What follows belongs to an exercise in optimizing a design on an open flow for small area and a short achievable clock period; a production flow would make more cautious choices.
RTL that was checked went through simulation tests only; none was proved equivalent to the original.
Not every run is shown, and edits may drop behaviour that the tests do not exercise.
The RTL of run 3 was laid out without a check of its function.

--- flow/design.v: outline only ---
// module power_of_8: 6755 lines
// module p8_fa: 4 lines
module power_of_8(
    input         clk,
    input         reset_n,
    input         i_valid,
    input  [31:0] i_value,
    output        o_valid,
    output [63:0] o_power_of_8
    );
  // ...
==> flow/run.sh <==
#!/bin/bash
# synth_recipe.tcl (not shown) runs the flow's synth.tcl, then flattens the netlist and writes it again
# the make line also repeats each setting of config.mk as NAME=value (left out here)
make -C /OpenROAD-flow-scripts/flow DESIGN_CONFIG=/design/flow/config.mk WORK_HOME=/design/flow/orfs CLKGATE_MAP_FILE= SYNTH_SCRIPT=/design/flow/synth_recipe.tcl finish
==> flow/config.mk <==
export PLATFORM = sky130hd
export DESIGN_NAME = power_of_8
export DESIGN_NICKNAME = power_of_8
export VERILOG_FILES = /design/flow/design.v
export SDC_FILE = /design/flow/constraint.sdc
export NUM_CORES = 4
export LEC_CHECK = 0
export CAP_MARGIN = 20
export CORE_MARGIN = 2
export CORE_UTILIZATION = 40
export SETUP_SLACK_MARGIN = 5
export SLEW_MARGIN = 20
export SYNTH_HIERARCHICAL = 1
export SYNTH_MINIMUM_KEEP_SIZE = 0
==> flow/constraint.sdc <==
create_clock -name core_clock -period 11.0 [get_ports {clk}]
set_input_delay 2.2000 -clock core_clock [delete_from_list [all_inputs] [get_ports {clk}]]
set_output_delay 2.2000 -clock core_clock [all_outputs]
set_load 0.01 [all_outputs]
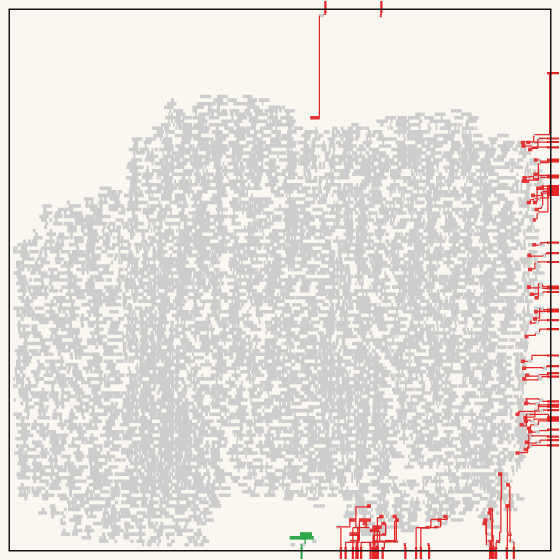
*Port wiring, run 1*
- reset_n: green (direction input; end cells 3; wire 18.7 um)
- o_power_of_8: red (direction output; end cells 64; wire 1,530 um)
port buffer count: 95
IO Count: 100

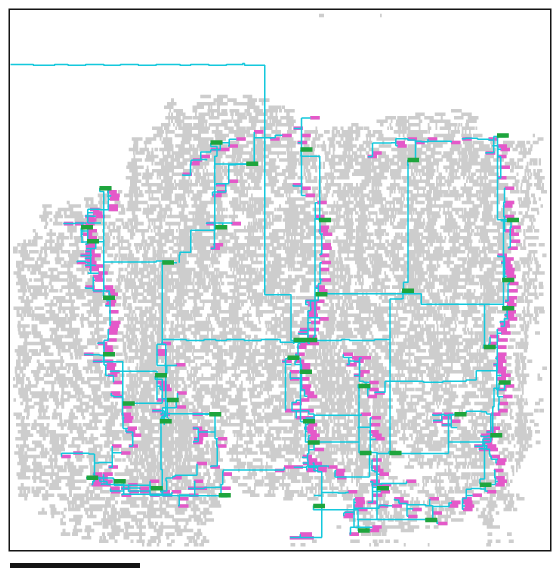
*Clock network drawn from the DEF, run 1*
Bar = 100 um.
- clock wires: cyan (length 6,090 um)
- flip-flops: magenta (count 356)
- clock-net drivers: green (count 45)
- routed clock nets: 46
worst skew pair latency: 700 ps
Final Skew: 83.54 ps

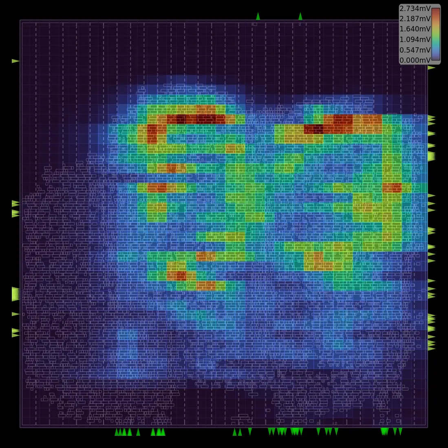
*Static IR drop, run 1*

==> results.toml, run 1 <==
[routing]
ant_nets = 0
num_vias = 51150
wl_per_cell_um = 25.33

[placement]
placed_cells = 8475
place.gp.congestion = 0.8780
post_dp_cell_area_um2 = 71900
place_hpwl_mm = 142.7

[yosys]
synth.top_cell.area_share_pct = 55.71
synthTopCellsByCount = "fa_1 (1,892), nor2_1 (1,774), and2_1 (529), clkbuf_1 (413), dfxtp_1 (353)"
synth-edff-count = 0
yosys_warnings = 7
synthTopCellsByArea = "fa_1 (56%), dfxtp_1 (10%), nor2_1 (9.8%)"
netlist_instances = 6491
avgSynthCellArea_um2 = 10.47
ys_seq_elements = 356
synth.cell_area_um2 = 67990
yosysTopAreaCell = "fa_1"
async_flop_share_pct = 0.8427
synth_cell_types = 82

[setup_path]
critPathMostFrequentCell = "fa_2"
cpPeakStageDelay_ps = 620
cp_num_buf_inv = 2
cp_cell_sequence = "ha_4 -> nand2_1 -> o21ai_0 -> a31oi_1 -> o21ai_1 -> a21oi_4 -> buf_4 -> nor3_2 -> nor2_2 -> o21ai_2 -> xnor2_4 -> buf_12 -> nor2_1 -> fa_2 -> fa_2 -> fa_2 -> fa_2 -> fa_2 -> fa_2 -> fa_2"
crit_path_max_fanout = 12
critPathLaunchType = "flip-flop"
endpoint_kind = "flip-flop"
required_ps = 11490
path_depth = 20
r2r_slack_ps = 4670
cp_top_family = "adder cells"
critical_path_class = "flip-flop to flip-flop"

[final_layout]
num-nets-final = 8875
layout-drive-gt1-share_pct = 22.50
fin_util_pct = 48.40
fin_cells = 8896
area_delta_synth_final_pct = 20.38
largest_reg_flops = 61

[sta]
fmax_ghz = 0.1579
fin_crit_ps = 6332
maxSlewViolCount = 0
fin_setup_tns_ps = 0
setup_violations = 0
rsz0062_at_grt = "yes"
post-route-worst-setup-slack_ps = 4668
fin_hold_ws_ps = 347.6
post-route-period-util_pct = 57.56
hold_violations = 0

[cts]
cts_setup_buffers = 203
cts_root_buffer = "clkbuf_16"
numCtsBuffers = 45
cts_tree = "done"
clk_pin_slew_ps = 60
postCtsHoldBufs = 0
clock_sinks = 356
ctsLongestPathBuffers = 3

[status]
status = "complete, no violations"

[flow_run]
maxCapViolations = 0

[grt]
grt_max_degree = 56
antenna_found_initial = 2
grt_use_total_pct = 25.96
grt_pass1_wl_mm = 344.7

[floorplan]
die_w_um = 416.3
row_count = 151
die-area_um2 = 173300
core_area_um2 = 169100
die_h_um = 416.3
initial_core_util_pct = 40.21
[run 1: cell usage in the layout (no fill, tap or decap), types with 15 or more instances in the layout]
| cell | instances |
|---|---|
| nor2_1 | 1672 |
| fa_1 | 1494 |
| and2_1 | 522 |
| fa_2 | 398 |
| dfxtp_1 | 326 |
| buf_4 | 297 |
| ha_1 | 211 |
| a21oi_1 | 129 |
| nand2_1 | 113 |
| a21o_1 | 96 |
| inv_1 | 91 |
| buf_12 | 73 |
| clkdlybuf4s50_1 | 69 |
| nor2_2 | 65 |
| ha_4 | 60 |
| o21ai_0 | 58 |
| buf_6 | 54 |
| clkbuf_16 | 51 |
| nand4_1 | 45 |
| xnor2_1 | 43 |
| xnor2_2 | 37 |
| nor2_4 | 37 |
| a21oi_2 | 36 |
| nand3_1 | 35 |
| ha_2 | 34 |
| xor2_4 | 32 |
| o21bai_1 | 28 |
| dfxtp_2 | 27 |
| xor2_1 | 26 |
| buf_16 | 23 |
| o21ai_2 | 22 |
| nor3_1 | 20 |
| a21oi_4 | 18 |
| xnor2_4 | 17 |
| buf_8 | 17 |
| o21ai_1 | 16 |
| and3_1 | 15 |
| a31oi_1 | 15 |
| nand2b_1 | 15 |
[run 1: cells by family (layout without fill, tap and decap cells)]
kind of cell,Yosys count,count (layout),share of synthesized area [%]
AO/OA/AOI/OAI,575,575,5.554
XOR/XNOR,164,166,2.168
adder cells (fa/ha/maj),2197,2197,61.32
buffers and inverters,566,747,3.246
flip-flops,356,356,10.50
multiplexers,5,5,0.07362
other,1,5,0.005516
AND/OR/NAND/NOR,2627,2627,17.12
[run 1: final cells by class]
type                            count  area, um^2
Fill cell                       14950       87250
Sequential cell                   356        7176
Inverter                           98       367.9
Clock buffer                       58        1235
Tap cell                         2218        2775
Timing Repair Buffer              568        6301
Antenna cell                        1       2.502
Multi-Input combinational cell   5574       63650
Clock inverter                     23       331.6
[run 1: routing by layer]
metal / part of all wire (%) / global-route usage (%) / up-vias
met5: 0 / 0 / -
met4: 5.4 / 11.96 / 0
met3: 9.0 / 4.978 / 686
met2: 48 / 44.14 / 2858
met1: 37 / 31.97 / 27010
li1: - / - / 20600
### Zoomed window, run 1

Bar = 10 um. Region (84, 84) to (124, 124) um. Cells in grey, sequential cells in the stronger grey; small squares are vias.
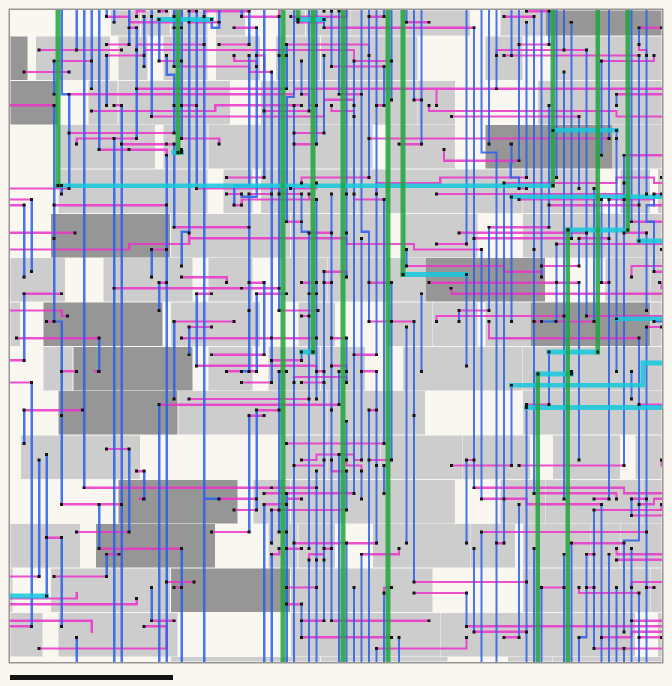

==> run 2: changes to the inputs <==
--- a/flow/config.mk
+++ b/flow/config.mk
@@ -8,7 +8,6 @@
 export CAP_MARGIN = 20
 export CORE_MARGIN = 2
 export CORE_UTILIZATION = 40
-export SETUP_SLACK_MARGIN = 5
 export SLEW_MARGIN = 20
 export SYNTH_HIERARCHICAL = 1
 export SYNTH_MINIMUM_KEEP_SIZE = 0
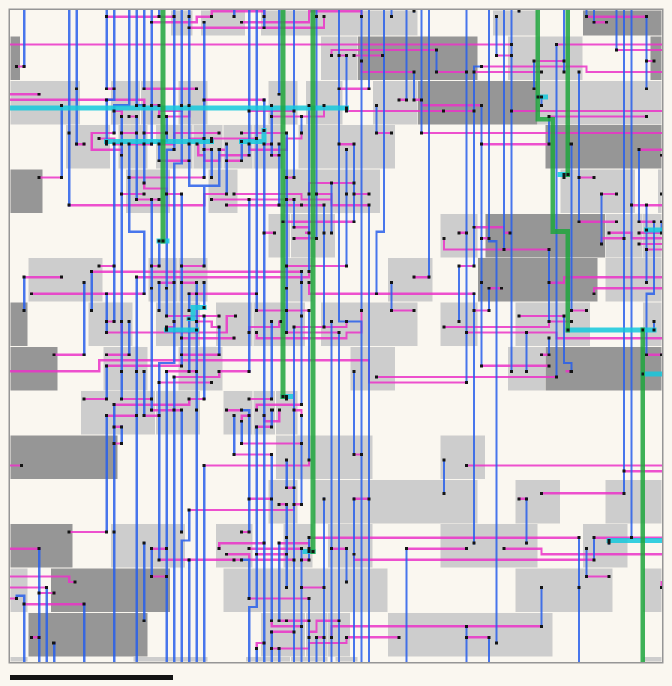
*Zoomed window, run 2*
Bar = 10 um. Region (84, 84) to (124, 124) um. Cells in grey, sequential cells in the stronger grey; small squares are vias.
- M4: green
- M2: blue
- M3: cyan
- M1: magenta
- sequential cells in the window: 11
- cells with their middle in the window: 80
- most frequent: dfxtp_1 (11), a21oi_1 (9)

==> results.toml, run 2 <==
[status]
status = "complete, no violations"

[placement]
pre_cts_ws_ps = 3348
placed_cells = 8470
place.gp.congestion = 0.8755
place_hpwl_mm = 141.2
post_dp_cell_area_um2 = 71760
io_buffers = 95

[grt]
grt_use_total_pct = 24.14
first_global_vias = 55170
overflow = 0
grt_max_degree = 57
grt_pass1_wl_mm = 323.4
antenna_found_initial = 1

[floorplan]
initial_core_util_pct = 40.21
row_count = 151
core_area_um2 = 169100
io_pins = 100
die_w_um = 416.3
die_h_um = 416.3
die-area_um2 = 173300

[cts]
numCtsBuffers = 44
clk_pin_slew_ps = 60
htreeDepth = 2
clock_sinks = 356
postCtsHoldBufs = 0
ctsLongestPathBuffers = 3
cts_resized = 0
clock_latency_ps = 660
cts_setup_buffers = 0
cts_root_buffer = "clkbuf_16"
cts_tree = "done"

[routing]
drc = 0
wl_per_cell_um = 24.03
drt-initial-drc-count = 4178
routed_wl_mm = 205.5
num_vias = 48580
vias_per_cell = 5.681
ant_nets = 0
drt_first_pass_iters = 7

[sta]
setup_violations = 0
fin_hold_ws_ps = 352.8
post-route-worst-setup-slack_ps = 3335
fmax_ghz = 0.1305
worst_slew_pin_slew_ps = 1182
post-route-period-util_pct = 69.68
clock_skew_ps = 44.07
maxSlewViolCount = 0
hold_violations = 0
fin_crit_ps = 7665
rsz0062_at_grt = "no"
maxSlewHeadroom_pct = 21.11
fin_setup_tns_ps = 0

[hold_path]
hp-class = "flip-flop to flip-flop"
min_delay_path_depth = 0

[final_layout]
nFillCells = 15890
area_delta_synth_final_pct = 7.882
largest_reg_flops = 61
fin_util_pct = 43.38
multi_input_area_um2 = 59580
seqCellArea_um2 = 7142
fin_cells = 8551
most-common-layout-cells = "fa_1 (1,892), nor2_1 (1,774), and2_1 (529)"
num-nets-final = 8531
layout_commonest_cell = "fa_1"
layout-drive-gt1-share_pct = 5.322
fin_area_um2 = 73350

[setup_path]
cpMaxStageDelayCell = "xor2_2"
critPathMostFrequentCell = "fa_1"
critPathLaunchType = "flip-flop"
critical_path_class = "flip-flop to flip-flop"
r2r_slack_ps = 3330
cp_num_buf_inv = 0
required_ps = 11540
endpoint_kind = "flip-flop"
path_depth = 18
cp_top_family = "adder cells"
arrival_ps = 8210
crit_path_max_fanout = 14
cpPeakStageDelay_ps = 900
cp_cell_sequence = "ha_1 -> ha_1 -> a211oi_1 -> o21ai_0 -> a41oi_1 -> o21ai_1 -> a21oi_2 -> o22ai_1 -> a31oi_1 -> xor2_2 -> nor2_1 -> fa_1 -> fa_1 -> fa_1 -> fa_1 -> fa_1 -> fa_1 -> fa_1"
reg2reg_depth = 18

[yosys]
synth-edff-count = 0
ys_seq_elements = 356
synth_cell_types = 82
synthTopCellsByCount = "fa_1 (1,892), nor2_1 (1,774), and2_1 (529), clkbuf_1 (413), dfxtp_1 (353)"
synth_flop_cell = "dfxtp_1"
async_flop_share_pct = 0.8427
yosys_warnings = 7
synth.cell_area_um2 = 67990
avgSynthCellArea_um2 = 10.47
synth.top_cell.area_share_pct = 55.71
synthTopCellsByArea = "fa_1 (56%), dfxtp_1 (10%), nor2_1 (9.8%)"
netlist_instances = 6491
synth.most_common_cell = "fa_1"
synth_seq_area_share_pct = 10.50
yosysTopAreaCell = "fa_1"

[flow_run]
maxCapViolations = 0
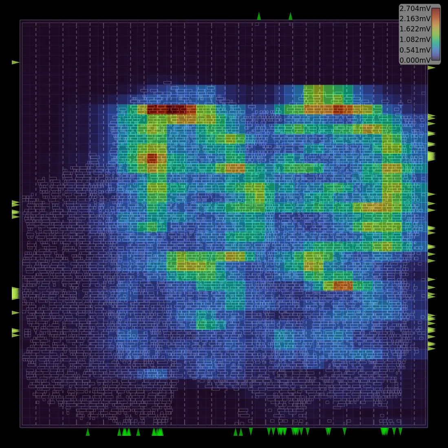
*Static IR drop, run 2*

[run 2: cell families (layout without fill, tap and decap cells)]
family,Yosys count,in the layout,share of synthesized area (%)
simple gates,2627,2627,17.12
fa+ha+maj,2197,2197,61.32
compound gates,575,575,5.554
buf+inv,566,404,3.246
flops,356,356,10.50
xor+xnor,164,164,2.168
mux,5,5,0.07362
other cells,1,5,0.005516
[run 2: layout make-up]
| cell class | instances | share of cell area (%) |
|---|---|---|
| multi-input combinational | 5572 | 81.24 |
| sequential | 356 | 9.737 |
| tap | 2218 | 3.784 |
| timing repair buffer | 227 | 2.612 |
| clock buffer | 54 | 1.621 |
| clock inverter | 25 | 0.5067 |
| inverter | 98 | 0.5015 |
| antenna | 1 | 0.003412 |
[run 2: routing by layer]
layer / up-vias / share of wire, % / global-route usage, %
li1: 19860 / - / -
met1: 25890 / 39 / 30.50
met2: 2367 / 49 / 41.34
met3: 467 / 8.1 / 4.399
met4: 0 / 3.9 / 8.918
met5: - / 0 / 0
### Local utilization, run 2

The die is cut into 21 by 21 equal tiles; dark purple is low, yellow is high, 0 to 100% covered.
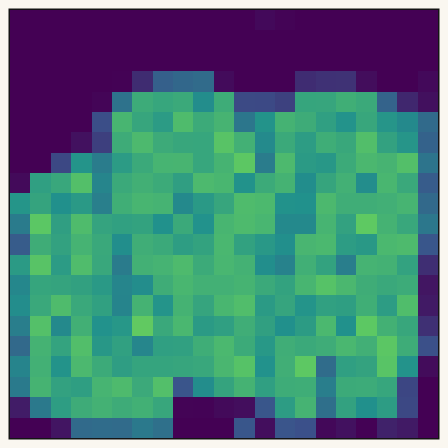

## Run 3: large edit since run 2, in outline
flow/design.v: 6759 -> 9158 lines; modules unchanged: 1
  power_of_8: edited, 6755 -> 9151 lines
  p8_nor: new, 3 lines
==> module p8_nor as of run 3 <==
module p8_nor(input an, input bn, output y);
  assign y = ~(an | bn);
endmodule
--- a/flow/config.mk
+++ b/flow/config.mk
@@ -9,4 +9,5 @@
 export CORE_MARGIN = 2
 export CORE_UTILIZATION = 40
+export SETUP_SLACK_MARGIN = 5
 export SLEW_MARGIN = 20
 export SYNTH_HIERARCHICAL = 1
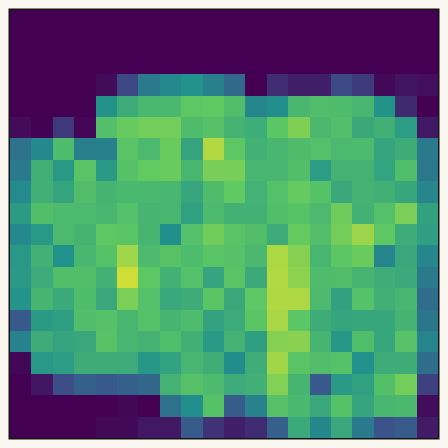
*Local utilization, run 3*
The die is cut into 20 by 20 equal tiles; dark purple is low, yellow is high, 0 to 100% covered.
- fullest tile: 93%
- emptiest ninth of the die: top left
- mean over tiles: 46%
- nearly empty tiles: 21%
- tiles over 75% full: 8.7%
Starting Density: 40.39%
fin util: 49.34%
core area: 160,900 um^2

==> results.toml, run 3 <==
[cts]
cts_root_buffer = "clkbuf_16"
cts_tree = "done"
clk_pin_slew_ps = 60
clock_sinks = 356
htreeDepth = 2
ctsLongestPathBuffers = 3
numCtsBuffers = 44

[placement]
placed_cells = 8375
pre_cts_ws_ps = 3741
post_dp_cell_area_um2 = 70240
io_buffers = 95
place.gp.congestion = 0.8912

[yosys]
yosys_warnings = 7
synth.most_common_cell = "nor2_1"
synth.cell_area_um2 = 65010
synth.top_cell.area_share_pct = 58.26
avgSynthCellArea_um2 = 10.72
synth-edff-count = 0
ys_seq_elements = 356
synth_flop_cell = "dfxtp_1"
synth_cell_types = 75
synthTopCellsByCount = "nor2_1 (2,282), fa_1 (1,892), dfxtp_1 (353), ha_1 (310), a21oi_1 (177)"
synthTopCellsByArea = "fa_1 (58%), nor2_1 (13%), dfxtp_1 (11%)"
yosysTopAreaCell = "fa_1"
synth_seq_area_share_pct = 10.99

[setup_path]
r2r_slack_ps = 4450
critPathLaunchType = "flip-flop"
crit_path_max_fanout = 4
arrival_ps = 7050
critical_path_class = "flip-flop to flip-flop"
required_ps = 11500

[final_layout]
most-common-layout-cells = "nor2_1 (2,166), fa_1 (1,508), fa_2 (384)"
layout_commonest_cell = "nor2_1"
area_delta_synth_final_pct = 22.14
largest_reg_flops = 61
nFillCells = 14100
antennaDiodeCount = 0
layout-drive-gt1-share_pct = 21.97
num-nets-final = 8829
fin_area_um2 = 79410
seqCellArea_um2 = 7179

[routing]
routed_wl_mm = 215.4
drc = 0
num_vias = 50350
ant_nets = 0
drt_first_pass_iters = 8
wl_per_cell_um = 24.51
vias_per_cell = 5.730

[sta]
fin_setup_tns_ps = 0
clock_skew_ps = 55.58
maxSlewHeadroom_pct = 38.27
fmax_ghz = 0.1526
setup_violations = 0
worst_slew_pin_slew_ps = 926.0
hold_violations = 0
maxSlewViolCount = 0
fin_hold_ws_ps = 334.4
post-route-period-util_pct = 59.58
rsz0062_at_grt = "yes"

[floorplan]
die_h_um = 407.1
row_count = 147
die-area_um2 = 165800
io_pins = 100

[grt]
grt_max_degree = 49
first_global_vias = 56490
grt_use_total_pct = 25.87
grt_pass1_wl_mm = 332.0
overflow = 0

[hold_path]
hp-class = "flip-flop to flip-flop"
min_delay_path_depth = 0

[status]
status = "complete, no violations"
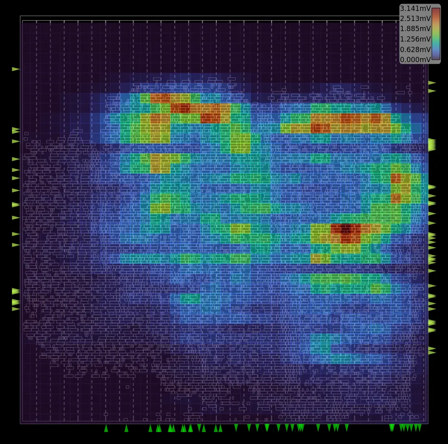
*Static IR drop, run 3*

-- run 3: layout make-up --
cell class              count  share of cell area [%]
clock buffers              47                   1.426
clock inverters            35                  0.5342
inverters                 129                  0.7374
multi-input cells        5526                   78.05
flip-flops and latches    356                   9.041
well taps                2160                   3.403
repair buffers            529                   6.742
repair inverters            6                 0.06933
-- run 3: logic make-up after synthesis --
kind of cell | synth area share, %
buf+inv | 1.186
fa+ha+maj | 64.23
flops | 10.99
compound gates | 5.776
other cells | 0.005768
simple gates | 15.54
xor+xnor | 2.263
mux | 0.01732
-- run 3: per-layer routing --
metal	vias up	share of wire [%]	GRT usage (%)
li1	20370	-	-
met1	26500	37	32.43
met2	2853	48	42.96
met3	630	9.7	5.443
met4	0	5.0	11.94
met5	-	0	0
-- run 3: timing repair --
| item | 4_1_cts | 5_1_grt |
|---|---|---|
| gates resized for setup | 693 | 441 |
| hold endpoints to repair | 0 | 0 |
| hold buffers | 0 | 0 |
| buffers inserted | 232 | 69 |
| pin swaps | 233 | 274 |
| gates cloned | 21 | 8 |
| endpoints found under the setup margin | 181 | 143 |
-- run 3: critical path, stage by stage (launching register included) --
cell and delay [ps]:
dfxtp_2 330, ha_4 250, a2111oi_4 320, o21ai_2 150
a31oi_4 260, nor2b_4 230, o31a_4 200, o21ai_4 80
and4_1 180, a211o_1 280, o41ai_4 340, xor2_2 280
buf_6 170, nor2_4 30, fa_2 540, fa_2 460
fa_1 520, fa_2 440, fa_2 350, fa_1 550
fa_2 450
### Port wiring, run 3

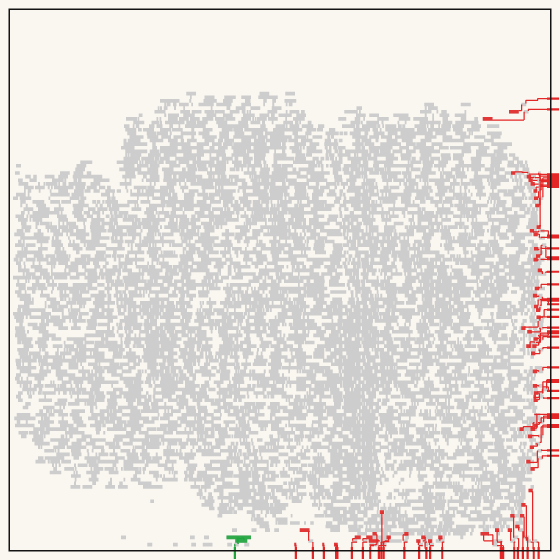

==> run 4: too many edits to list; what changed since run 3 <==
flow/design.v: 9158 -> 11121 lines; modules unchanged: 2
  power_of_8: edited, 9151 -> 11114 lines
--- a/flow/config.mk
+++ b/flow/config.mk
@@ -8,5 +8,5 @@
 export CAP_MARGIN = 20
 export CORE_MARGIN = 2
-export CORE_UTILIZATION = 40
+export CORE_UTILIZATION = 60
 export SETUP_SLACK_MARGIN = 5
 export SLEW_MARGIN = 20
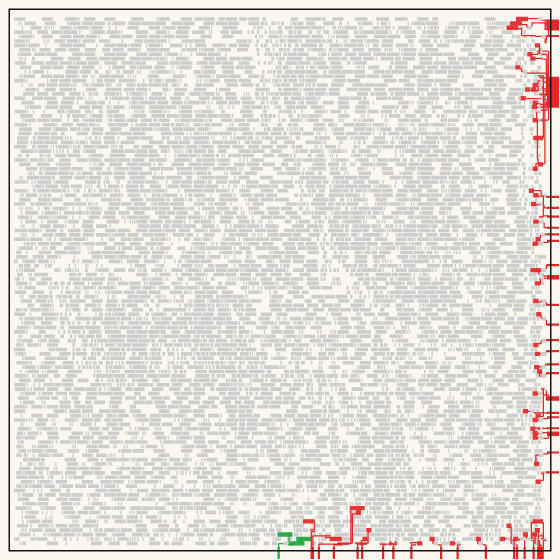
*Port wiring, run 4*
- o_power_of_8: red (direction output; end cells 64; wire 933 um)
- reset_n: green (direction input; end cells 3; wire 21.7 um)

==> results.toml, run 4 <==
[yosys]
synth.cell_area_um2 = 65050
yosys_warnings = 7
synth.most_common_cell = "nor2_1"
synth_flop_cell = "dfxtp_1"
synthTopCellsByArea = "fa_1 (58%), nor2_1 (13%), dfxtp_1 (11%)"
synth.top_cell.area_share_pct = 58.22
synthTopCellsByCount = "nor2_1 (2,307), fa_1 (1,892), dfxtp_1 (350), ha_1 (310), a21oi_1 (212)"
synth-edff-count = 0
avgSynthCellArea_um2 = 10.65
netlist_instances = 6109
synth_cell_types = 73
yosysTopAreaCell = "fa_1"
async_flop_share_pct = 0.8499
ys_seq_elements = 353
synth_seq_area_share_pct = 10.89

[routing]
wl_met1_mm = 74.94
wl_per_cell_um = 26.72
ant_nets = 0
wl_met3_mm = 22.54
met2_length_mm = 102.2
drt_first_pass_iters = 9
drt-initial-drc-count = 4711
routed_wl_mm = 213.8
num_vias = 50560
vias_per_cell = 6.319
drc = 0
highest_layer = "met4"

[grt]
antenna_found_initial = 0
grt_max_degree = 54
grt_pass1_wl_mm = 330.8
grt_use_total_pct = 39.52
first_global_vias = 56260
overflow = 0

[sta]
post-route-worst-setup-slack_ps = 4333
maxSlewViolCount = 0
post-route-period-util_pct = 60.61
worst_slew_pin_slew_ps = 1103
fin_hold_ws_ps = 349.3
fmax_ghz = 0.1500
rsz0062_at_grt = "yes"
maxSlewHeadroom_pct = 26.13
hold_violations = 0
fin_crit_ps = 6667
setup_violations = 0
fin_setup_tns_ps = 0

[floorplan]
core_area_um2 = 107400
die_w_um = 333.3
die_h_um = 333.3
row_count = 120
initial_core_util_pct = 60.60
die-area_um2 = 111100
io_pins = 100

[final_layout]
fin_util_pct = 72.24
fin_cells = 8002
area_delta_synth_final_pct = 19.20
most-common-layout-cells = "nor2_1 (2,152), fa_1 (1,537), fa_2 (355)"
layout_commonest_cell = "nor2_1"
num-nets-final = 8801
layout-drive-gt1-share_pct = 20.73
antennaDiodeCount = 0
fin_area_um2 = 77550
largest_reg_flops = 119
nFillCells = 7692

[setup_path]
r2r_slack_ps = 4330
crit_path_max_fanout = 4
critPathLaunchType = "flip-flop"
required_ps = 11600
reg2reg_depth = 23
critical_path_class = "flip-flop to flip-flop"
endpoint_kind = "flip-flop"
cp_cell_sequence = "ha_4 -> a21o_1 -> o2111ai_4 -> a2111oi_4 -> o21a_2 -> o21ai_4 -> a311oi_4 -> buf_6 -> buf_6 -> nor2_4 -> o21bai_4 -> a21oi_4 -> o21ai_2 -> xnor2_2 -> nor2_2 -> fa_2 -> fa_2 -> fa_1 -> fa_2 -> fa_2 -> fa_2 -> fa_1 -> ha_2"
critPathMostFrequentCell = "fa_2"
cpMaxStageDelayCell = "fa_2"
cpPeakStageDelay_ps = 580
arrival_ps = 7270

[placement]
io_buffers = 95
place.gp.congestion = 0.9108
placed_cells = 7606
post_dp_cell_area_um2 = 69130
pre_cts_ws_ps = 3628
place_hpwl_mm = 144.5

[status]
status = "complete, no violations"

[cts]
clock_sinks = 353
cts_tree = "done"
ctsLongestPathBuffers = 3
htreeDepth = 2
numCtsBuffers = 45
cts_root_buffer = "clkbuf_16"
clk_pin_slew_ps = 60

[hold_path]
hp-class = "flip-flop to flip-flop"
min_delay_path_depth = 0

[flow_run]
maxCapViolations = 0
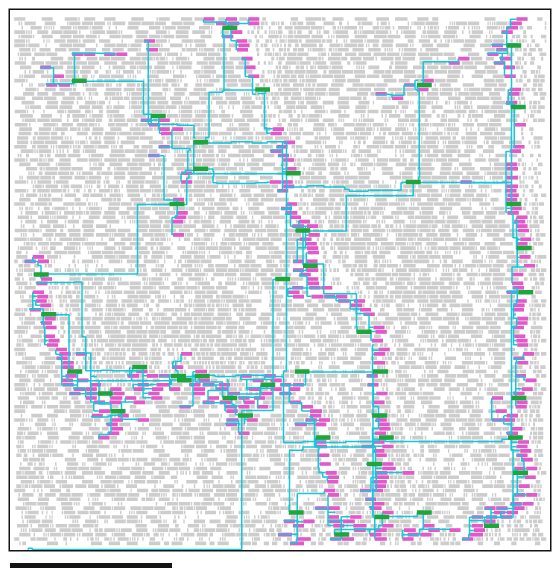
*Clock network drawn from the DEF, run 4*
Bar = 100 um.
- clock-net drivers: green (count 45)
- flip-flops: magenta (count 353)
- clock wires: cyan (length 5,430 um)
- flops lie: widely spread
Final Skew: 50.49 ps
worst skew pair latency: 660 ps

run 4: cell families (layout without fill, tap and decap cells):
logic type | after synthesis | in the layout | synth area share (%)
other | 1 | 4 | 0.005764
xor gates and xnor gates | 172 | 185 | 2.316
buffers and inverters | 253 | 727 | 1.848
DFF | 353 | 353 | 10.89
adders and majority gates | 2202 | 2202 | 64.19
and+or+nand+nor | 2570 | 2570 | 15.35
AOI/OAI and AO/OA | 558 | 558 | 5.407
run 4: layout make-up:
| cell class | count | area [um^2] | share of cell area [%] |
|---|---|---|---|
| clock inverters | 26 | 319.1 | 0.4114 |
| inverters | 144 | 691.9 | 0.8923 |
| well taps | 1403 | 1755 | 2.264 |
| multi-input cells | 5519 | 61130 | 78.82 |
| repair buffers | 496 | 5207 | 6.715 |
| repair inverters | 5 | 50.05 | 0.06454 |
| clock buffers | 56 | 1237 | 1.596 |
| flip-flops and latches | 353 | 7159 | 9.232 |
run 4: repair_timing:
item                                    CTS  global route
gates cloned                             22            10
hold buffers                              0             0
endpoints found under the setup margin  180           151
resized for setup                       508           438
pin swaps                               249           221
buffers inserted                        196            86
endpoints found under the hold margin     0             0
run 4: per-layer routing:
metal	GRT usage, %	up-vias
li1	-	20250
met1	49.21	26160
met2	64.38	3314
met3	9.285	842
met4	21.54	0
met5	0	-
run 4: critical path: cells and delay by family (launching register included):
family / cells / cell delay [ps]
compound gates: 9 / 1870
simple gates: 2 / 120
xor+xnor: 1 / 160
buf+inv: 2 / 290
fa+ha+maj: 9 / 3790
flops: 1 / 360
### Zoomed window, run 4

Bar = 10 um. Region (63, 63) to (103, 103) um. Cells in grey, sequential cells in the stronger grey; small squares are vias.
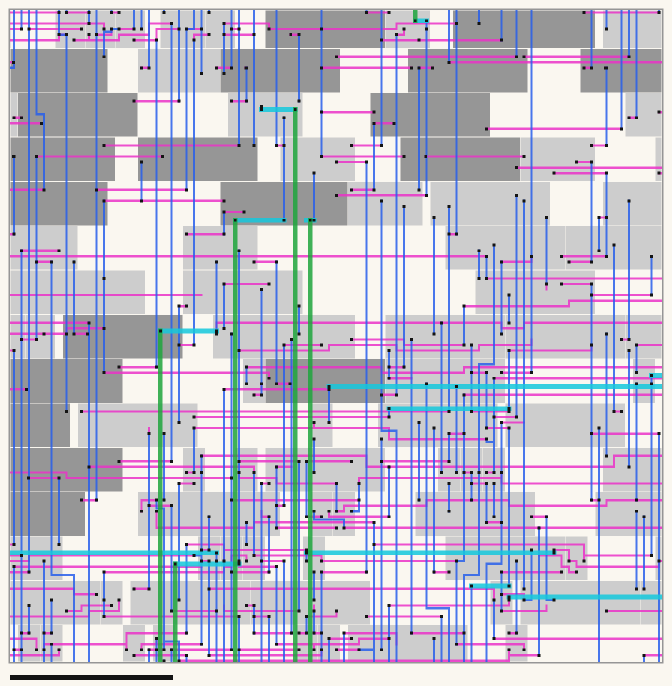

==> run 5: changes to the inputs <==
--- a/flow/config.mk
+++ b/flow/config.mk
@@ -5,9 +5,11 @@
 export SDC_FILE = /design/flow/constraint.sdc
 export NUM_CORES = 4
 export LEC_CHECK = 0
+export ABC_AREA = 1
 export CAP_MARGIN = 20
 export CORE_MARGIN = 2
-export CORE_UTILIZATION = 60
+export CORE_UTILIZATION = 65
+export PLACE_DENSITY = 0.8
 export SETUP_SLACK_MARGIN = 5
 export SLEW_MARGIN = 20
 export SYNTH_HIERARCHICAL = 1
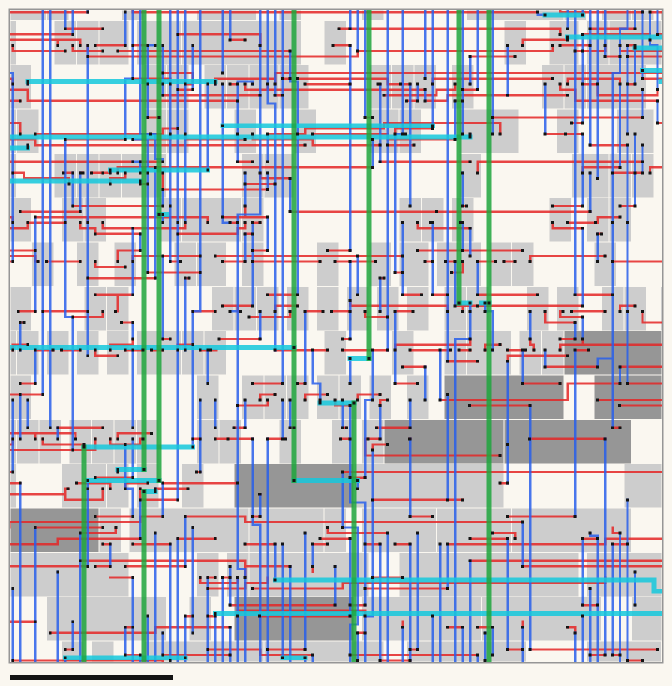
*Zoomed window, run 5*
Bar = 10 um. Region (64, 64) to (104, 104) um. Cells in grey, sequential cells in the stronger grey; small squares are vias.
- M4: green
- M2: blue
- M1: red
- M3: cyan
- sequential cells in the window: 8
- most frequent: nand2_1 (66), inv_1 (35), nor2_1 (14)
- cells with their middle in the window: 154

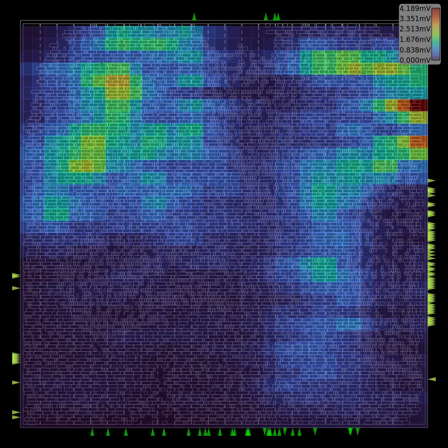
*Static IR drop, run 5*

==> results.toml, run 5 <==
[sta]
fin_setup_tns_ps = 0
post-route-period-util_pct = 54.73
worst_slew_pin_slew_ps = 969.6
post-route-worst-setup-slack_ps = 4979
fin_crit_ps = 6021
setup_violations = 0
rsz0062_at_grt = "yes"
maxSlewHeadroom_pct = 35.36
hold_violations = 0
clock_skew_ps = 37.48
fmax_ghz = 0.1661
maxSlewViolCount = 0

[yosys]
synth.top_cell.area_share_pct = 53.30
yosysTopAreaCell = "fa_1"
synthTopCellsByArea = "fa_1 (53%), nor2_1 (13%), dfxtp_1 (9.9%)"
async_flop_share_pct = 0.8499
synth_seq_area_share_pct = 9.966
synth.most_common_cell = "nor2_1"
yosys_warnings = 7
synth_flop_cell = "dfxtp_1"
synth_cell_types = 33
synthTopCellsByCount = "nor2_1 (2,500), fa_1 (1,892), nand2_1 (1,533), inv_1 (872), dfxtp_1 (350)"
synth.cell_area_um2 = 71060
avgSynthCellArea_um2 = 8.810
synth-edff-count = 0
ys_seq_elements = 353
netlist_instances = 8066

[setup_path]
path_depth = 18
cp_num_buf_inv = 2
critPathLaunchType = "flip-flop"
r2r_slack_ps = 4980
critPathMostFrequentCell = "fa_1"
crit_path_max_fanout = 40
cpMaxStageDelayCell = "fa_1"
required_ps = 11530
cpPeakStageDelay_ps = 570
cp_cell_sequence = "nand2_1 -> nor2_2 -> nand2_1 -> nand3_2 -> nand2_1 -> nand2_2 -> xor2_2 -> inv_1 -> buf_6 -> nor2_1 -> fa_1 -> fa_1 -> fa_1 -> fa_1 -> fa_1 -> fa_1 -> fa_1 -> ha_1"
critical_path_class = "flip-flop to flip-flop"
endpoint_kind = "flip-flop"
arrival_ps = 6550
reg2reg_depth = 18
cp_top_family = "adder cells"

[final_layout]
largest_reg_flops = 119
layout-drive-gt1-share_pct = 7.138
most-common-layout-cells = "nor2_1 (2,458), fa_1 (1,887), nand2_1 (1,475)"
layout_commonest_cell = "nor2_1"
num-nets-final = 10570
antennaDiodeCount = 0
area_delta_synth_final_pct = 10.61

[placement]
io_buffers = 95
pre_cts_ws_ps = 4335
place.gp.congestion = 1.009
place_hpwl_mm = 174.8

[cts]
clock_latency_ps = 660
clock_sinks = 353
htreeDepth = 2
ctsLongestPathBuffers = 3
postCtsHoldBufs = 0
cts_root_buffer = "clkbuf_16"
cts_tree = "done"
numCtsBuffers = 45
clk_pin_slew_ps = 60

[routing]
drc = 0
num_vias = 60350
drt-initial-drc-count = 6228
drt_first_pass_iters = 8
vias_per_cell = 6.172
wl_per_cell_um = 24.42
routed_wl_mm = 238.8
ant_nets = 0

[grt]
first_global_vias = 66110
overflow = 0
antenna_found_initial = 1
grt_use_total_pct = 43.67
grt_max_degree = 55
grt_pass1_wl_mm = 368.4

[status]
status = "complete, no violations"

[floorplan]
initial_core_util_pct = 65.37
row_count = 121
die_w_um = 334.6
die_h_um = 334.6
io_pins = 100
die-area_um2 = 112000
core_area_um2 = 108700

[flow_run]
maxCapViolations = 0

[hold_path]
hp-class = "flip-flop to flip-flop"
min_delay_path_depth = 0
run 5: routing by layer:
layer | wire [um] | track usage [%]
met5 | 13 | 0
met4 | 18620 | 27.47
met3 | 29430 | 11.55
met2 | 112000 | 71.36
met1 | 78750 | 51.75
run 5: logic make-up after synthesis:
kind of cell / synth area share [%]
DFF: 9.966
xor gates and xnor gates: 1.257
and+or+nand+nor: 23.70
buffers and inverters: 5.325
AOI/OAI and AO/OA: 0.9913
other: 0.005277
adders and majority gates: 58.76
run 5: final cells by class:
type	count	area, um^2
Clock inverter	32	495.5
Inverter	880	3353
Multi-Input combinational cell	6774	61720
Sequential cell	353	7181
Tap cell	1414	1769
Timing Repair Buffer	275	2893
Fill cell	8066	30100
Clock buffer	50	1185
run 5: what timing repair did:
item | CTS | global route
resized for setup | 198 | 273
setup endpoints to repair | 91 | 92
pin swaps | 13 | 28
endpoints found under the hold margin | 0 | 0
gates cloned | 2 | 4
buffers inserted | 21 | 41
run 5: worst register-to-register path, stage by stage, from the launching register on:
cell and delay (ps):
dfxtp_2 420, nand2_1 170, nor2_2 190, nand2_1 90
nand3_2 160, nand2_1 90, nand2_2 170, xor2_2 300
inv_1 110, buf_6 260, nor2_1 260, fa_1 490
fa_1 570, fa_1 450, fa_1 480, fa_1 430
fa_1 540, fa_1 440, ha_1 280
run 5: per-stage QoR:
step	instance area (um^2)	std cells	hold WS (ps)	utilization [%]
CTS	77230	9733	352.8	71.05
global route	78600	9778	354.6	72.31
floorplan	71160	8069	330.8	-
detailed placement	74400	9628	341.8	68.45
global placement	74370	9627	336.6	68.42
finish	78600	9778	349.1	72.31
### Clock network drawn from the DEF, run 5

Bar = 100 um.
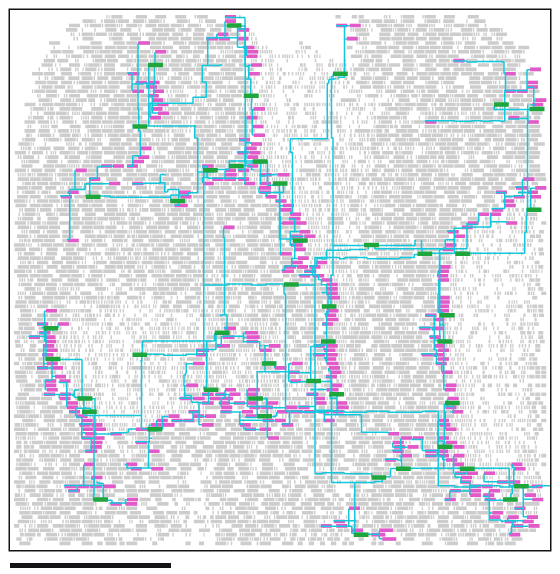

==> run 6: too many edits to list; what changed since run 5 <==
flow/design.v: 11121 -> 9405 lines; modules unchanged: 2
  power_of_8: edited, 11114 -> 9398 lines
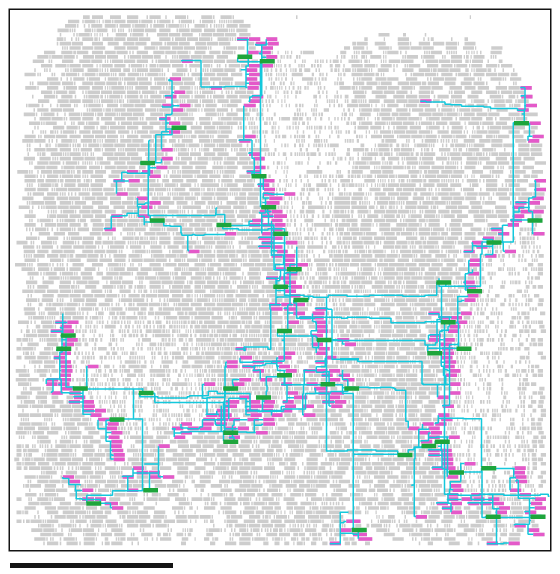
*Clock network drawn from the DEF, run 6*
Bar = 100 um.
- clock wires: cyan (length 5,300 um)
- clock-net drivers: green (count 44)
- flip-flops: magenta (count 353)
- routed clock nets: 45

==> results.toml, run 6 <==
[flow_run]
maxCapViolations = 0

[yosys]
yosysTopAreaCell = "fa_1"
netlist_instances = 7568
yosys_warnings = 7
synthTopCellsByCount = "nor2_1 (2,596), fa_1 (1,892), nand2_1 (724), inv_1 (489), dfxtp_1 (350)"
avgSynthCellArea_um2 = 9.246
synth_cell_types = 53
synthTopCellsByArea = "fa_1 (54%), nor2_1 (14%), dfxtp_1 (10%)"
synth.most_common_cell = "nor2_1"
synth_flop_cell = "dfxtp_1"
synth.top_cell.area_share_pct = 54.13
synth_seq_area_share_pct = 10.12
async_flop_share_pct = 0.8499
ys_seq_elements = 353
synth-edff-count = 0
synth.cell_area_um2 = 69970

[cts]
htreeDepth = 2
clock_sinks = 353
ctsLongestPathBuffers = 3
cts_tree = "done"
numCtsBuffers = 44
clk_pin_slew_ps = 60
clock_latency_ps = 630
cts_root_buffer = "clkbuf_16"

[setup_path]
critical_path_class = "flip-flop to flip-flop"
crit_path_max_fanout = 16
arrival_ps = 6640
required_ps = 11510
critPathLaunchType = "flip-flop"
reg2reg_depth = 17
endpoint_kind = "flip-flop"
r2r_slack_ps = 4870

[routing]
routed_wl_mm = 242.7
drt_first_pass_iters = 7
drc = 0
drt-initial-drc-count = 7837
num_vias = 59010
wl_per_cell_um = 26.90
ant_nets = 0
vias_per_cell = 6.542

[sta]
hold_violations = 0
rsz0062_at_grt = "yes"
fin_hold_ws_ps = 353.6
maxSlewViolCount = 0
post-route-period-util_pct = 55.68
worst_slew_pin_slew_ps = 899.4
fin_setup_tns_ps = 0
fmax_ghz = 0.1633
clock_skew_ps = 30.32
maxSlewHeadroom_pct = 40.04
fin_crit_ps = 6125
setup_violations = 0

[final_layout]
layout-drive-gt1-share_pct = 8.744
area_delta_synth_final_pct = 10.50
num-nets-final = 9811
most-common-layout-cells = "nor2_1 (2,554), fa_1 (1,865), nand2_1 (649)"
fin_util_pct = 72.33
largest_reg_flops = 119
fin_cells = 9021
layout_commonest_cell = "nor2_1"

[grt]
grt_use_total_pct = 43.13
grt_pass1_wl_mm = 360.2
antenna_found_initial = 4
grt_max_degree = 57
first_global_vias = 64490
overflow = 0

[floorplan]
core_area_um2 = 106900
io_pins = 100
die_h_um = 332.1
die-area_um2 = 110300
initial_core_util_pct = 65.46
die_w_um = 332.1
row_count = 120

[status]
status = "complete, no violations"

[placement]
place.gp.congestion = 1.020
placed_cells = 8804
io_buffers = 95
place_hpwl_mm = 164.5

[hold_path]
hp-class = "flip-flop to flip-flop"
min_delay_path_depth = 0
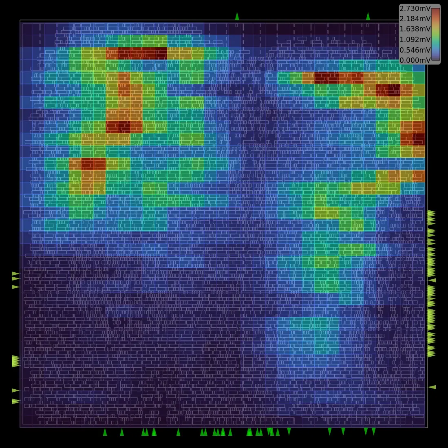
*Static IR drop, run 6*

[run 6: cell count changes after synthesis, sizes merged, moves of 20 or more]
cell / previous run / this run
nand2: 1540 / 729
inv: 880 / 505
clkbuf: 0 / 175
a21oi: 109 / 244
o21ai: 7 / 142
buf: 64 / 197
nor2: 2509 / 2597
nand4: 47 / 24
nand3: 159 / 137
o21bai: 11 / 31
[run 6: cells by family (layout without fill, tap and decap cells)]
group	after synthesis	in the layout	share of synthesized area [%]
adder cells (fa/ha/maj)	2194	2194	59.53
XOR/XNOR	114	120	1.647
AND/OR/NAND/NOR	3561	3568	19.70
AO/OA/AOI/OAI	461	461	3.614
buffers and inverters	884	917	5.384
other	1	5	0.005359
flip-flops	353	353	10.12
[run 6: cell type report]
type | count | area, um^2
timing repair inverter | 1 | 5.005
multi-input combinational | 6347 | 61070
sequential | 353 | 7172
timing repair buffer | 323 | 3691
tap | 1403 | 1755
clock inverter | 30 | 493.0
antenna | 1 | 2.502
clock buffer | 51 | 1159
inverter | 512 | 1971
fill | 7564 | 29580
[run 6: metrics by stage]
stage	area, um^2	worst slack, ps
global route	77320	4683
global placement	71900	4104
floorplan	69990	5078
finish	77320	4875
CTS	74930	4961
detailed placement	71920	4101
[run 6: layer usage]
metal	track usage (%)	vias to the layer above	wire [um]
li1	-	22990	-
met4	27.04	6	19970
met5	0	-	40
met2	68.08	5414	109900
met1	51.41	28960	77670
met3	14.16	1648	35070
[run 6: critical path, stage by stage, from the launching register on]
cell       delay [ps]
dfxtp_2           360
a21oi_1           340
o21ai_1           170
a21oi_2           250
nor2_1             60
nor2_1            110
nand2_2           140
xnor2_4           400
clkbuf_16         310
nor2_1             80
fa_1              590
fa_2              490
fa_1              590
fa_1              470
fa_1              390
fa_1              520
fa_1              420
ha_1              290
[run 6: timing repair]
item / in CTS / in global routing
resized for setup: 169 / 372
endpoints found under the setup margin: 142 / 90
buffers inserted: 28 / 76
cloned: 13 / 18
hold buffers: 0 / 0
pin swaps: 9 / 69

## Gallery

Port wiring.
panel A
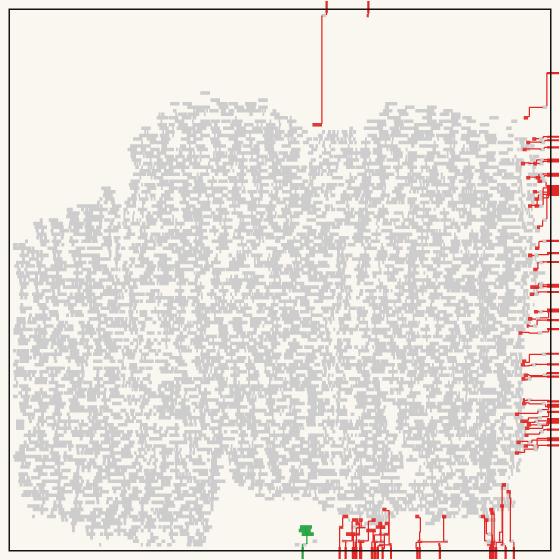
panel B
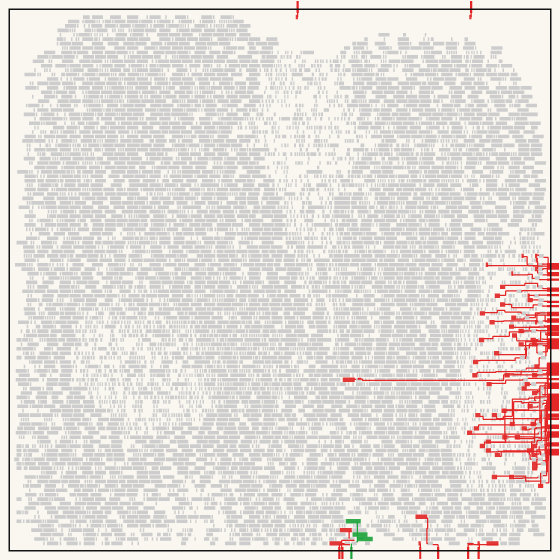
| picture | from |
|---|---|
| panel B | run 6 |
| panel A | run 2 |


## Gallery

Local utilization.
Plate I
The die is cut into 33 by 33 equal tiles; dark purple is low, yellow is high, 0 to 100% covered.
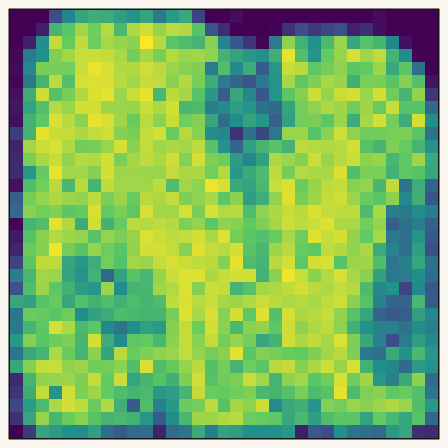
Plate II
The die is cut into 33 by 33 equal tiles; dark purple is low, yellow is high, 0 to 100% covered.
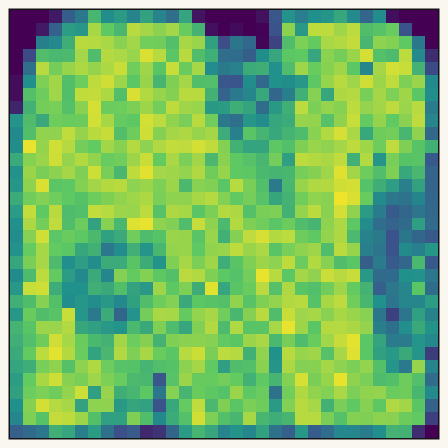
Plate III
The die is cut into 21 by 21 equal tiles; dark purple is low, yellow is high, 0 to 100% covered.
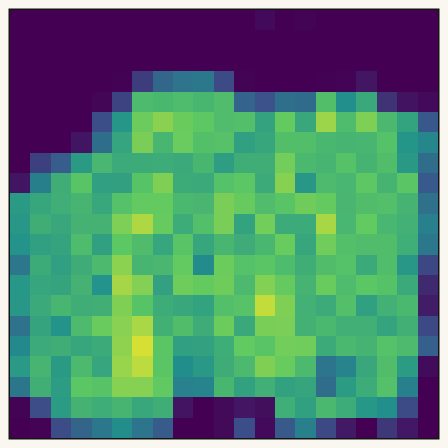
Plate IV
The die is cut into 33 by 33 equal tiles; dark purple is low, yellow is high, 0 to 100% covered.
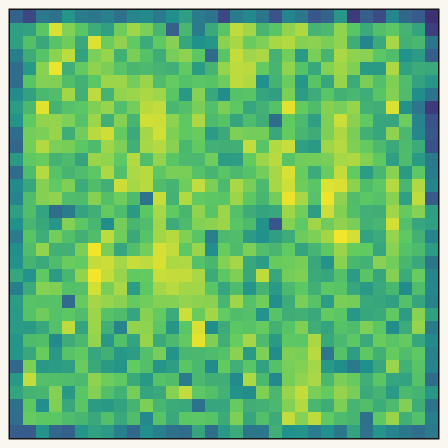
Run 6 is Plate I.
Run 1 is Plate III.
Run 5 is Plate II.
Run 4 is Plate IV.
Of these, lowest utilization: Plate III

Key to Plate III:
- mean over tiles: 46%
- nearly empty tiles: 23%
- tiles over 75% full: 13%
- emptiest ninth of the die: top left
- fullest tile: 94%

what the ideal ports hide:
How much do the figures lean on ideal ports? The routed layouts below were timed once more, with nothing changed but the port constraints. Step 1 assumes that a clkbuf_16 drives the clock port and a buf_2 every other input. Step 2 adds t to the input delays and takes it off the output delays; t is the mean of the earliest and latest rising clock arrival at the registers after step 1. Input paths then give back, and output paths get back, about the clock's delay inside the block. a / b / c = ideal ports / drivers / drivers and shift; a / b = the first two.
| run | shift t [ns] | setup slack, ns | worst setup path at the end | slew at the worst register clock pin (ns) | cell pins on the clock port's net |
|---|---|---|---|---|---|
| run 1 | 0.750 | 4.668 / 4.668 / 4.668 | register to register | 0.07 / 0.07 | 1 |
| run 2 | 0.720 | 3.335 / 3.335 / 3.335 | register to register | 0.07 / 0.07 | 1 |
| run 3 | 0.705 | 4.447 / 4.447 / 4.447 | register to register | 0.07 / 0.07 | 1 |
| run 4 | 0.705 | 4.333 / 4.333 / 4.333 | register to register | 0.07 / 0.07 | 1 |
| run 5 | 0.720 | 4.979 / 4.979 / 4.417 | input to register | 0.07 / 0.07 | 1 |
| run 6 | 0.693 | 4.875 / 4.875 / 4.414 | input to register | 0.07 / 0.07 | 1 |
After both steps setup and hold are still met in every run listed. For run 5, which loses most, drivers alone change the setup slack by 0.000 ns; drivers and shift together by -0.562 ns.
